Source: an optimization exercise on an open RTL-to-GDS flow (aim: small area, a short achievable clock period and few clock cycles). Production flows keep margins and buffers that such runs may drop.
RTL that was checked went through simulation tests only; none was proved equivalent to the original.
Some runs may be left out. An edit can pass the tests and still lose a function that they never use.
For run 2, only the layout was checked, not whether the RTL still works.

<file path="design/flow/config.mk">
export PLATFORM = sky130hd
export DESIGN_NAME = RSA_PBL
export DESIGN_NICKNAME = RSA_PBL
export VERILOG_FILES = /design/flow/design.v
export SDC_FILE = /design/flow/constraint.sdc
export NUM_CORES = 8
export LEC_CHECK = 0
export CAP_MARGIN = 20
export CORE_MARGIN = 2
export CORE_UTILIZATION = 40
export SETUP_SLACK_MARGIN = 1.5
export SLEW_MARGIN = 40
</file>
<file path="design/flow/run.sh">
#!/bin/bash
# synth_recipe.tcl (not shown) runs the flow's synth.tcl, then flattens the netlist and writes it again
# the make line also repeats each setting of config.mk as NAME=value (left out here)
make -C /OpenROAD-flow-scripts/flow DESIGN_CONFIG=/design/flow/config.mk WORK_HOME=/design/flow/orfs CLKGATE_MAP_FILE= SYNTH_SCRIPT=/design/flow/synth_recipe.tcl finish
</file>
<file path="design/flow/constraint.sdc">
create_clock -name core_clock -period 30.0 [get_ports {clk}]
set_input_delay 6.0000 -clock core_clock [delete_from_list [all_inputs] [get_ports {clk}]]
set_output_delay 6.0000 -clock core_clock [all_outputs]
set_load 0.01 [all_outputs]
</file>
<file path="design/flow/design.v">
`timescale 1ns / 1ps
module RSA_PBL(
    input clk,
    input rstn,
    input [255:0] indata,  
    input [31:0] pow,  
    input [255:0] modulos,
    input [31:0] mp,  
    output [255:0] outdata, 
    output end_flag
    );
  reg[5:0] state; 
  reg en;  
  reg[255:0] answer;
  reg flag;
  wire Slave_endflag;
  reg pow_bit;
  assign end_flag = flag;
  Slave Slave1(.clk(clk),.en(en),.modulos(modulos),.mp(mp),.indata(indata),
               .multiplicand(answer),
               .endflag(Slave_endflag),.answer(outdata),.pow_bit(pow_bit));
 always@(posedge clk) begin
     if(rstn == 0) begin  
         state <= 6'd0;
         en <= 0;
         answer <= 256'h212ba4f27ffffff5a2c62effffffffcdb939ffffffffff8a15ffffffffffff8e;  
         pow_bit <= pow[31]; 
         flag <= 0;   
     end else begin  
            if (state == 6'd0) begin
                 state<=6'd1; 
                 en <= 1;   
            end else if (state == 6'd1) begin
                 if(Slave_endflag == 1) begin   
                       answer <= outdata;
                       en <= 0;
                       state <= 6'd2;
                       pow_bit <= pow[30];
                 end
            end else if (state == 6'd2) begin
                 en <= 1;   
                 if(Slave_endflag == 1) begin 
                       answer <= outdata;
                       en <= 0;
                       state <= 6'd3;
                       pow_bit <= pow[29];
                 end      
            end else if (state == 6'd3) begin
                 en <= 1;
                 if(Slave_endflag == 1) begin 
                       answer <= outdata;
                       en <= 0;
                       state <= 6'd4;
                       pow_bit <= pow[28];
                 end
            end else if (state == 6'd4) begin
                 en <= 1;
                 if(Slave_endflag == 1) begin 
                       answer <= outdata;
                       en <= 0;
                       state <= 6'd5;
                       pow_bit <= pow[27];
                 end      
            end else if (state == 6'd5) begin
                 en <= 1;
                 if(Slave_endflag == 1) begin 
                       answer <= outdata;
                       en <= 0;
                       state <= 6'd6;
                       pow_bit <= pow[26];
                 end
            end else if (state == 6'd6) begin
                 en <= 1;
                 if(Slave_endflag == 1) begin 
                       answer <= outdata;
                       en <= 0;
                       state <= 6'd7;
                       pow_bit <= pow[25];
                 end
            end else if (state == 6'd7) begin
                 en <= 1;
                 if(Slave_endflag == 1) begin 
                       answer <= outdata;
                       en <= 0;
                       state <= 6'd8;
                       pow_bit <= pow[24];
                 end
             end else if (state == 6'd8) begin
                 en <= 1;
                 if(Slave_endflag == 1) begin 
                       answer <= outdata;
                       en <= 0;
                       state <= 6'd9;
                       pow_bit <= pow[23];
                 end
            end else if (state == 6'd9) begin
                 en <= 1;
                 if(Slave_endflag == 1) begin 
                       answer <= outdata;
                       en <= 0;
                       state <= 6'd10;
                       pow_bit <= pow[22];
                 end
            end else if (state == 6'd10) begin
                 en <= 1;   
                 if(Slave_endflag == 1) begin 
                       answer <= outdata;
                       en <= 0;
                       state <= 6'd11;
                       pow_bit <= pow[21];
                 end      
            end else if (state == 6'd11) begin
                 en <= 1;
                 if(Slave_endflag == 1) begin 
                       answer <= outdata;
                       en <= 0;
                       state <= 6'd12;
                       pow_bit <= pow[20];
                 end
            end else if (state == 6'd12) begin
                 en <= 1;
                 if(Slave_endflag == 1) begin 
                       answer <= outdata;
                       en <= 0;
                       state <= 6'd13;
                       pow_bit <= pow[19];
                 end      
            end else if (state == 6'd13) begin
                 en <= 1;
                 if(Slave_endflag == 1) begin 
                       answer <= outdata;
                       en <= 0;
                       state <= 6'd14;
                       pow_bit <= pow[18];
                 end
            end else if (state == 6'd14) begin
                 en <= 1;
                 if(Slave_endflag == 1) begin 
                       answer <= outdata;
                       en <= 0;
                       state <= 6'd15;
                       pow_bit <= pow[17];
                 end
            end else if (state == 6'd15) begin
                 en <= 1;
                 if(Slave_endflag == 1) begin 
                       answer <= outdata;
                       en <= 0;
                       state <= 6'd16;
                       pow_bit <= pow[16];
                 end
             end else if (state == 6'd16) begin
                 en <= 1;
                 if(Slave_endflag == 1) begin 
                       answer <= outdata;
                       en <= 0;
                       state <= 6'd17;
                       pow_bit <= pow[15];
                 end
            end else if (state == 6'd17) begin
                 en <= 1;
                 if(Slave_endflag == 1) begin 
                       answer <= outdata;
                       en <= 0;
                       state <= 6'd18;
                       pow_bit <= pow[14];
                 end
             end else if (state == 6'd18) begin
                 en <= 1;   
                 if(Slave_endflag == 1) begin 
                       answer <= outdata;
                       en <= 0;
                       state <= 6'd19;
                       pow_bit <= pow[13];
                 end      
            end else if (state == 6'd19) begin
                 en <= 1;
                 if(Slave_endflag == 1) begin 
                       answer <= outdata;
                       en <= 0;
                       state <= 6'd20;
                       pow_bit <= pow[12];
                 end
            end else if (state == 6'd20) begin
                 en <= 1;
                 if(Slave_endflag == 1) begin 
                       answer <= outdata;
                       en <= 0;
                       state <= 6'd21;
                       pow_bit <= pow[11];
                 end      
            end else if (state == 6'd21) begin
                 en <= 1;
                 if(Slave_endflag == 1) begin 
                       answer <= outdata;
                       en <= 0;
                       state <= 6'd22;
                       pow_bit <= pow[10];
                 end
            end else if (state == 6'd22) begin
                 en <= 1;
                 if(Slave_endflag == 1) begin 
                       answer <= outdata;
                       en <= 0;
                       state <= 6'd23;
                       pow_bit <= pow[9];
                 end
            end else if (state == 6'd23) begin
                 en <= 1;
                 if(Slave_endflag == 1) begin 
                       answer <= outdata;
                       en <= 0;
                       state <= 6'd24;
                       pow_bit <= pow[8];
                 end
             end else if (state == 6'd24) begin
                 en <= 1;
                 if(Slave_endflag == 1) begin 
                       answer <= outdata;
                       en <= 0;
                       state <= 6'd25;
                       pow_bit <= pow[7];
                 end
            end else if (state == 6'd25) begin
                 en <= 1;
                 if(Slave_endflag == 1) begin 
                       answer <= outdata;
                       en <= 0;
                       state <= 6'd26;
                       pow_bit <= pow[6];
                 end
            end else if (state == 6'd26) begin
                 en <= 1;   
                 if(Slave_endflag == 1) begin 
                       answer <= outdata;
                       en <= 0;
                       state <= 6'd27;
                       pow_bit <= pow[5];
                 end      
            end else if (state == 6'd27) begin
                 en <= 1;
                 if(Slave_endflag == 1) begin 
                       answer <= outdata;
                       en <= 0;
                       state <= 6'd28;
                       pow_bit <= pow[4];
                 end
            end else if (state == 6'd28) begin
                 en <= 1;
                 if(Slave_endflag == 1) begin 
                       answer <= outdata;
                       en <= 0;
                       state <= 6'd29;
                       pow_bit <= pow[3];
                 end      
            end else if (state == 6'd29) begin
                 en <= 1;
                 if(Slave_endflag == 1) begin 
                       answer <= outdata;
                       en <= 0;
                       state <= 6'd30;
                       pow_bit <= pow[2];
                 end
            end else if (state == 6'd30) begin
                 en <= 1;
                 if(Slave_endflag == 1) begin 
                       answer <= outdata;
                       en <= 0;
                       state <= 6'd31;
                       pow_bit <= pow[1];
                 end
            end else if (state == 6'd31) begin
                 en <= 1;
                 if(Slave_endflag == 1) begin 
                       answer <= outdata;
                       en <= 0;
                       pow_bit <= pow[0];
                       state <= 6'd32;
                 end
            end  else if (state == 6'd32) begin
                 en <= 1;
                 if(Slave_endflag == 1) begin 
                      answer <= outdata;
                      flag <= 1;
                 end
            end              
     end                      
 end
endmodule
module Slave(input clk,input en,input[255:0] modulos,input[31:0] mp,
                    input[255:0] indata,input pow_bit,
                    input[255:0] multiplicand,
                    output endflag,output[255:0] answer);
        reg [4:0] STAT; 
        reg endflag_kari;
        reg[255:0] answer1;
        reg[31:0] multiplier_part;
        reg[255:0] multiplicand1;
        wire[287:0] data1 = multiplicand1 * multiplier_part; 
        wire[31:0] data2 = answer1 + data1;
        wire[31:0] data3 = data2[31:0];
        wire[31:0] data4 = data3 * mp;   
        wire[287:0] data5 = data4 * modulos;  
        wire[287:0] data6 = answer + data5 + data1;
        wire[255:0] answer_next = data6[287:32];
        assign endflag = endflag_kari;
        assign answer = answer1;
           always@(posedge clk)begin
              if(en == 0)begin  
                  STAT<=5'd0;        
                  endflag_kari <= 0;
                  answer1 <= 256'b0;
                  multiplicand1 <= multiplicand;
                  multiplier_part <= multiplicand[31:0];
              end else begin  
                 if (STAT == 5'd0) begin
                    multiplier_part <= multiplicand[63:32];
                    answer1 <= answer_next; 
                    STAT <= STAT+1;
                 end if (STAT == 5'd1) begin
                    multiplier_part <= multiplicand[95:64];
                    answer1 <= answer_next; 
                    STAT <= STAT+1;
                 end if (STAT == 5'd2) begin
                    multiplier_part <= multiplicand[127:96];
                    answer1 <= answer_next;
                    STAT <= STAT+1;
                 end if (STAT == 5'd3) begin
                    multiplier_part <= multiplicand[159:128];
                    answer1 <= answer_next;
                    STAT <= STAT+1;
                 end if (STAT == 5'd4) begin
                    multiplier_part <= multiplicand[191:160];
                    answer1 <= answer_next; 
                    STAT <= STAT+1;
                 end if (STAT == 5'd5) begin
                    multiplier_part <= multiplicand[223:192];
                    answer1 <= answer_next; 
                    STAT <= STAT+1;    
                 end if (STAT == 5'd6) begin
                    multiplier_part <= multiplicand[255:224];
                    answer1 <= answer_next; 
                    STAT <= STAT+1;  
                 end if (STAT == 5'd7) begin
                    if (pow_bit == 1) begin 
                       STAT <= STAT+1;
                       answer1 <= answer_next;
                    end else if (pow_bit == 0) begin
                       STAT <= 5'd17; 
                       answer1 <= answer_next;
                       endflag_kari <= 1;   
                    end 
                 end if (STAT == 5'd8) begin
                    multiplicand1 <= answer1;
                    answer1 <= 256'b0;
                    multiplier_part <= indata[31:0];
                    STAT <= STAT+1;
                 end if (STAT == 5'd9) begin
                    multiplier_part <= indata[63:32];
                    answer1 <= answer_next;
                    STAT <= STAT +1;                     
                 end if (STAT == 5'd10) begin
                    multiplier_part <= indata[95:64];
                    answer1 <= answer_next;
                    STAT <= STAT +1;                     
                 end if (STAT == 5'd11) begin
                    multiplier_part <= indata[127:96];
                    answer1 <= answer_next;
                    STAT <= STAT +1;                     
                 end if (STAT == 5'd12) begin
                    multiplier_part <= indata[159:128];
                    answer1 <= answer_next;
                    STAT <= STAT +1;                     
                 end if (STAT == 5'd13) begin
                    multiplier_part <= indata[191:160];
                    answer1 <= answer_next;
                    STAT <= STAT +1;                     
                 end if (STAT == 5'd14) begin
                    multiplier_part <= indata[223:192];
                    answer1 <= answer_next;
                    STAT <= STAT +1;                     
                 end if (STAT == 5'd15) begin
                    multiplier_part <= indata[255:224];
                    answer1 <= answer_next;
                    STAT <= STAT +1;                     
                 end if (STAT == 5'd16) begin
                    answer1 <= answer_next;
                    STAT <= STAT +1;   
                    endflag_kari <= 1;                  
                 end if (STAT == 5'd17) begin
                    endflag_kari <= 0;            
                 end     
              end
           end
    endmodule
</file>
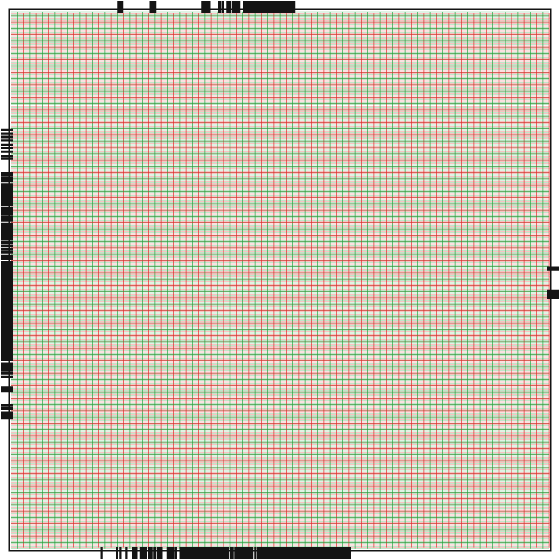
run_1/power_grid.png
Pins as bars on the die edge.
| net | color |
|---|---|
| VDD | red |
| VSS | green |
rows: 428
met5 straps: 85
met4 straps: 86
signal pins: 835
met1 rails: 429

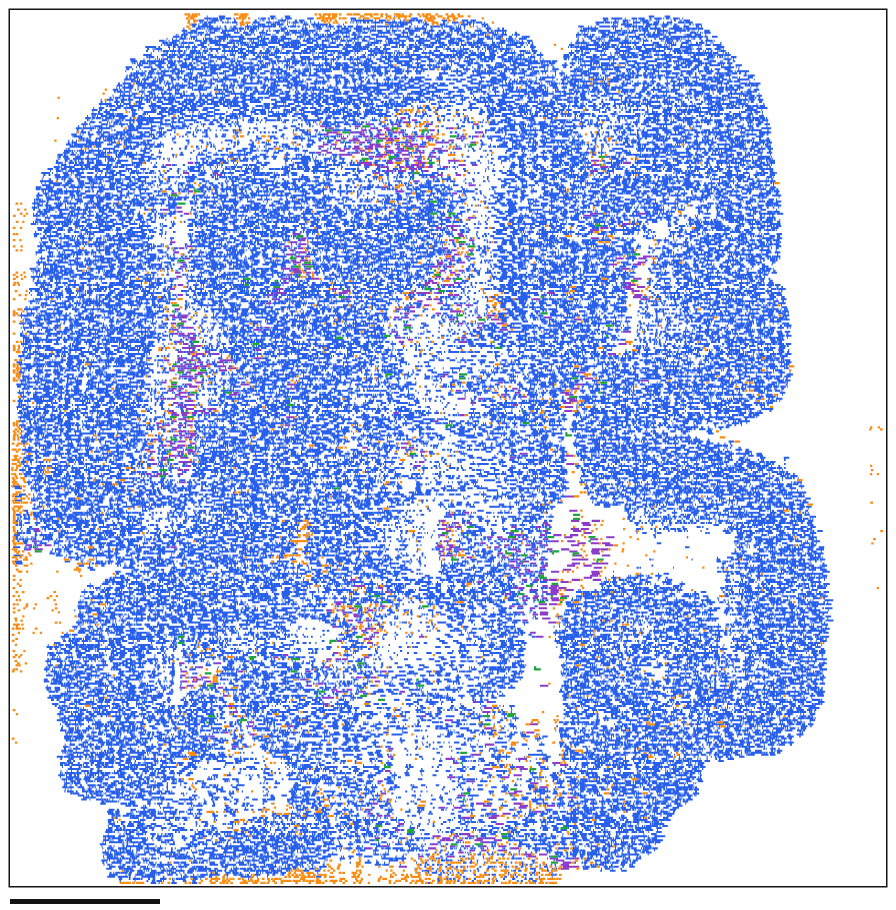
run_1/placement_by_type.png
Scale bar: 200 um.
| class | color | cells | share of their area |
|---|---|---|---|
| combinational and other logic | blue | 57224 | 92% |
| sequential cells | purple | 815 | 3.4% |
| remaining buffers and delay cells | orange | 2411 | 3.9% |
| clock drivers and dummy loads | green | 225 | 0.74% |

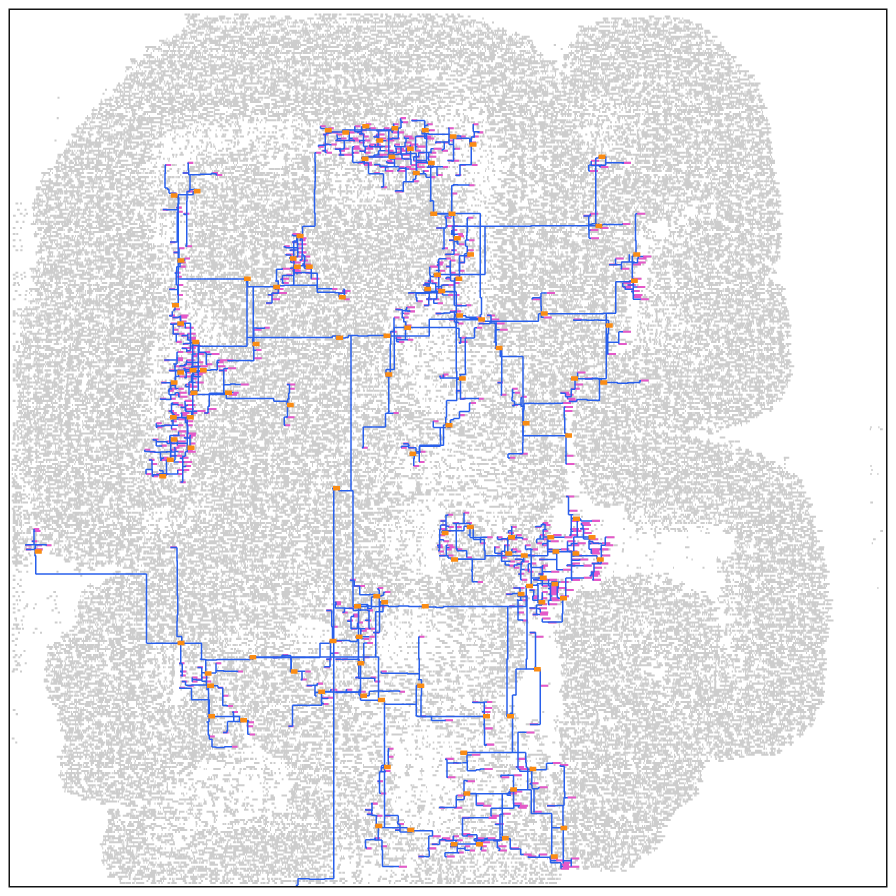
run_1/clk_routes.png
[clock wires] blue | length: 20.9 mm
[clock drivers] orange | count: 121
[flip-flops] magenta | count: 815
routed clock nets: 122

==> impl_metrics.yaml, run 1 <==
layout:
  inverters: 16000
  fin_util_pct: 42.9
  multi_input_area_share_pct: 77.8
  dominant-cell-class: "multi-input gates"
  multi_input_gates: 41200
  nNonClkBuffers: 2411
  final_cell_mix: "fa_1, inv_1, nand2_1"
  ff_latch_area_sq_um: 19300
  seq_cells: 815
  nClkBuffers: 157
  syn_to_final_growth_pct: 6.88
  finish.instance_area_sq_um: 583000
  num-fill-cells: 135000
  nNetsFinal: 78500
die:
  start_util_pct: 40.1
  tap_cells: 18100
  core_sq_um: 1360000
  io_pins: 835
  dieHeight_um: 1170
  dieArea_sq_um: 1370000
sta:
  hold-worst-slack_ns: 0.461
  max_freq_mhz: 36.1
  final_hold_viol_count: 0
  drv_slew: 0
  rsz0062_at_grt: "yes"
  finalCritPeriodShare_pct: 92.4
  setup_ws_ns: 2.27
  fin_skew_ns: 0.179
  finalSetupTns_ns: 0
  setup_viol: 0
  worst_pin_slew_ns: 1.17
clock_network:
  clk_transition_reported_paths_ns: 0.06
  cts_hold_buf: 0
  clockBufferDepth: 4
  cts_buffers: 121
  root_buffer: "clkbuf_16"
  htree_levels: 3
  clock_latency_ns: 1.07
  clock-sinks: 815
worst_setup_path:
  crit_top_cell: "fa_1"
  max_stage_delay_ns: 0.57
  reg2reg_slack_ns: 2.27
  crit_family: "adder cells"
  cp.arrival_ns: 28.52
  cp.required_ns: 30.79
  startpoint_type: "flip-flop"
  cp_num_buf_inv: 14
  end_kind: "flip-flop"
  reg2reg_depth: 98
  critPathLaunch: "Slave1.multiplicand1[6]"
  rr_endpoint: "Slave1.answer1[253]"
  path_max_fanout: 24
  r2r_start: "Slave1.multiplicand1[6]"
  criticalPathCategory: "reg -> reg"
routing:
  highest_layer: "met5"
  wl_met2_um: 951000
  ant_nets: 0
  drt-initial-drc-count: 40100
  m1WireLength_um: 876000
  wl_per_cell_um: 28.8
  drc_errors: 0
  num_vias: 425000
  drt-pass1-iter-count: 22
  viasPerCell: 5.37
logic_synthesis:
  synthMuxAreaShare_pct: 0.524
  yosys.area.top_type: "fa_1"
  ys_ff_latch: 815
  yosysWarnings: 2
  synth.avg_cell_area_sq_um: 8.79
  synth_fa_ha_area_share_pct: 62.0
  synth_top_family_by_area: "adder cells"
  synth_edf_count: 289
  syn-instance-count: 62000
  synth_flop_cell: "dfxtp_1"
  synthSimpleGateAreaFrac_pct: 15.4
  synth_top_cells_by_count: "fa_1, inv_1, nand2_1, clkbuf_1, and2_1"
  synth_most_common_cell: "fa_1"
  synth_cell_types: 95
  netlist_area_sq_um: 545000
grt:
  grt_pass1_wl_um: 3310000
  use_met3_pct: 13.2
  grt.met1_usage_pct: 44.1
  use_met2_pct: 48.5
  grt_overflow: 0
min_path:
  hold_start: "Slave1.answer1[121]"
  hp-class: "reg -> reg"
  hold_path_end: "Slave1.answer1[121]"
  hold_path_depth: 2
placement:
  place_area_sq_um: 575000
  place_ws_ns: 0.897
  place_inst: 78400
  port_buffers: 834
  dpl.hpwl_um: 1870000
  gp_congestion: 1.03
outcome:
  outcome: "no timing/DRC/antenna violations"
run:
  max_cap_viol_count: 0
Testbench counts for the RTL of run 1, summed over its fixed seeds: cycles 59,331.
--- run 2: outline of the changes from run 1 ---
design/flow/design.v: 395 -> 4852 lines; modules unchanged: 0
  RSA_PBL: edited, 288 -> 4847 lines
  fa: new, 4 lines
  removed: Slave
==> module fa as of run 2 <==
module fa(input a, input b, input c, output s, output co);
  assign s = a ^ b ^ c;
  assign co = (a & b) | (c & (a ^ b));
endmodule
--- a/design/flow/config.mk
+++ b/design/flow/config.mk
@@ -11,2 +11,3 @@
 export SETUP_SLACK_MARGIN = 1.5
 export SLEW_MARGIN = 40
+export SYNTH_HIERARCHICAL = 1
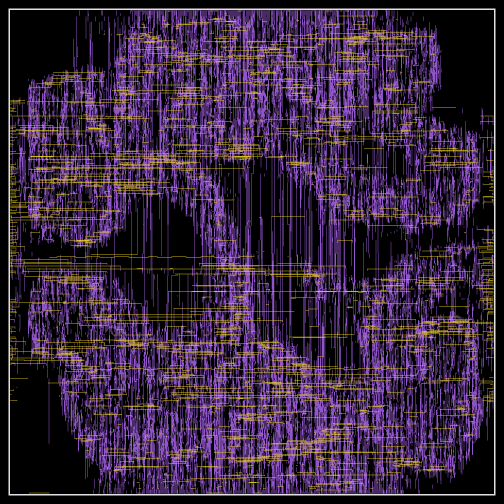
run_2/wires.png
Two of the layers only.
| layer | color | wire length |
|---|---|---|
| metal 2 | purple | 150 mm |
| metal 3 | yellow | 26.3 mm |

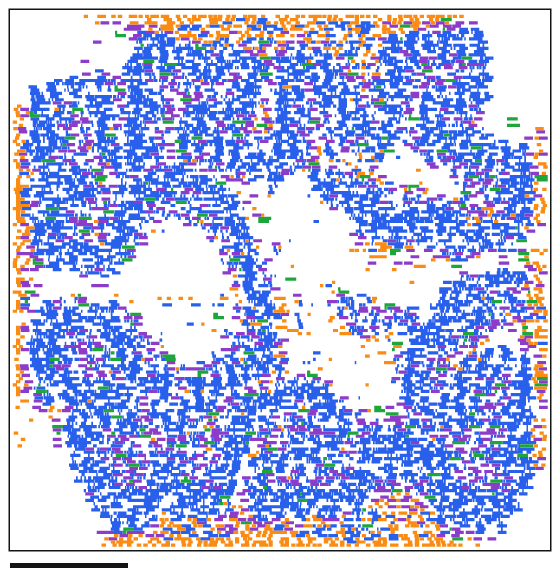
run_2/placement_by_type.png
Scale bar: 100 um.
| class | color | cells | share of their area |
|---|---|---|---|
| clock drivers and dummy loads | green | 218 | 4.3% |
| combinational and other logic | blue | 6348 | 67% |
| sequential cells | purple | 865 | 18% |
| remaining buffers and delay cells | orange | 936 | 10% |

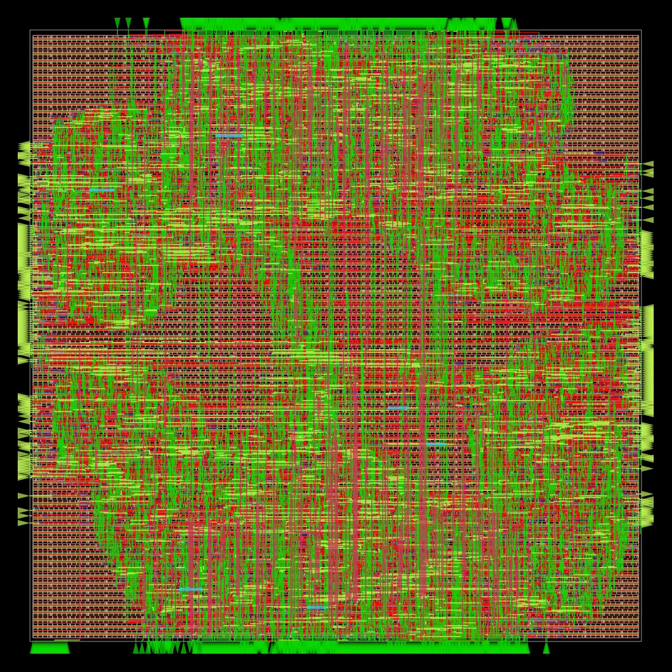
run_2/routing.png
GRT Resource Usage Total: 31.2%
WL met1: 121000 um
DR top layer: met5

==> run 2 against run 1 <==
First-iteration DRC count is 85% lower. Synthesized cell count decreased by 88%. Area after synthesis decreased by 85%. Cell count fell by 86%. Die area is 85% lower. Flip-flop and latch count increased by 50.
==> impl_metrics.yaml, run 2 <==
worst_setup_path:
  cp.arrival_ns: 2.29
  max_stage_delay_ns: 0.75
  critPathLaunch: "X[110]"
  criticalPathCategory: "reg -> out"
  crit_family: "flip-flops"
  r2r_start: "qr[1]"
  startpoint_type: "flip-flop"
  cp_num_buf_inv: 1
  cp.required_ns: 24.00
  reg2reg_depth: 27
  end_kind: "output port"
  reg2reg_slack_ns: 22.25
  critPathSlowestCell: "dfxtp_1"
  path_max_fanout: 8
  crit_end: "outdata[110]"
  rr_endpoint: "phi[2]"
sta:
  rsz0062_at_grt: "no"
  worst_pin_slew_ns: 0.917
  fin_skew_ns: 0.0280
  final_hold_viol_count: 0
  fin_crit_ns: 8.29
  finalCritPeriodShare_pct: 27.6
  setup_viol: 0
  max_freq_mhz: 121
  setup_ws_ns: 21.71
  max_slew_margin_pct: 38.9
  hold-worst-slack_ns: 0.487
  finalSetupTns_ns: 0
  drv_slew: 0
layout:
  multi_input_gates: 6309
  layout-drive-gt1-share_pct: 6.05
  nNetsFinal: 10900
  sh_seq_area_pct: 17.7
  ff_latch_area_sq_um: 17400
  dominant-cell-class: "multi-input gates"
  antenna_cells: 31
  fin_util_pct: 47.7
  nClkBuffers: 144
  finish.instance_area_sq_um: 97800
  num-fill-cells: 18600
  final_common_cell: "nand2_1"
  seq_cells: 865
  inverters: 39
  nNonClkBuffers: 936
  final_cell_mix: "nand2_1, fa_1, dfxtp_1"
  multi_input_area_share_pct: 64.7
  syn_to_final_growth_pct: 18.5
min_path:
  hp-class: "reg -> reg"
  hold_path_depth: 2
  hold_path_end: "nz"
  hold_start: "nz"
die:
  die_width_um: 458
  core_sq_um: 205000
  dieArea_sq_um: 210000
  io_pins: 835
  dieHeight_um: 458
  rows: 166
  start_util_pct: 40.3
  tap_cells: 2688
grt:
  use_met2_pct: 48.4
  grt_max_degree: 190
  grt_overflow: 0
  use_met3_pct: 6.44
  grt_pass1_wl_um: 481000
  grt.met1_usage_pct: 38.8
clock_network:
  clock-sinks: 865
  cts_hold_buf: 0
  clock_latency_ns: 0.79
  cts_resized: 0
  htree_levels: 3
  cts_buffers: 116
  cts_tree: "yes"
  clockBufferDepth: 3
  clk_transition_reported_paths_ns: 0.06
  root_buffer: "clkbuf_16"
logic_synthesis:
  ys_ff_latch: 865
  synthSimpleGateAreaFrac_pct: 15.8
  synthTopCellsByArea: "fa_1, dfxtp_1, nand2_1, mux4_2, clkbuf_1"
  syn-instance-count: 7717
  synth_top_family_by_area: "adder cells"
  async_flop_share_pct: 0
  yosys.area.top_type: "fa_1"
  synth.avg_cell_area_sq_um: 10.7
  synth_top_cells_by_count: "nand2_1, fa_1, dfxtp_1, clkbuf_1, nor2_1"
  yosysWarnings: 7
  synth_edf_count: 0
  netlist_area_sq_um: 82600
  synth_most_common_cell: "nand2_1"
  synth_fa_ha_area_share_pct: 50.2
  synth_flop_cell: "dfxtp_1"
  synthMuxAreaShare_pct: 4.69
  synth_cell_types: 60
placement:
  dpl.hpwl_um: 238000
  place_inst: 10800
  port_buffers: 806
  place_area_sq_um: 93500
  place_ws_ns: 20.98
  gp_congestion: 0.959
routing:
  viasPerCell: 5.82
  wl_per_cell_um: 29.2
  ant_nets: 0
  num_vias: 64500
  drt-initial-drc-count: 5821
  drc_errors: 0
  drt-pass1-iter-count: 6
  wl_met2_um: 150000
outcome:
  outcome: "no timing/DRC/antenna violations"
run:
  max_cap_viol_count: 0

## afterwards: timing with drivers on the ports
The results above use ideal ports. As a check the final layouts listed here were re-extracted and re-timed, cells and wires unchanged.
Step 1, drivers: a clkbuf_16 drives clk and a buf_2 each remaining input, both assumed.
Step 2 also shifts input and output timing later by t, the mid clock arrival at the registers, as if the neighbouring blocks saw the same clock.
Three values: ideal ports, drivers, drivers and shift; two values: the first two.
run | t, ns | setup WS [ns] | worst setup path after step 2
run 1 | 1.100 | 2.268 / 2.267 / 2.267 | register to register
run 2 | 0.860 | 21.713 / 21.622 / 20.979 | input to register
After both steps every run listed still meets setup and hold. The setup slack of run 2, which loses most, moves by -0.091 ns with the drivers and by -0.734 ns with both steps.
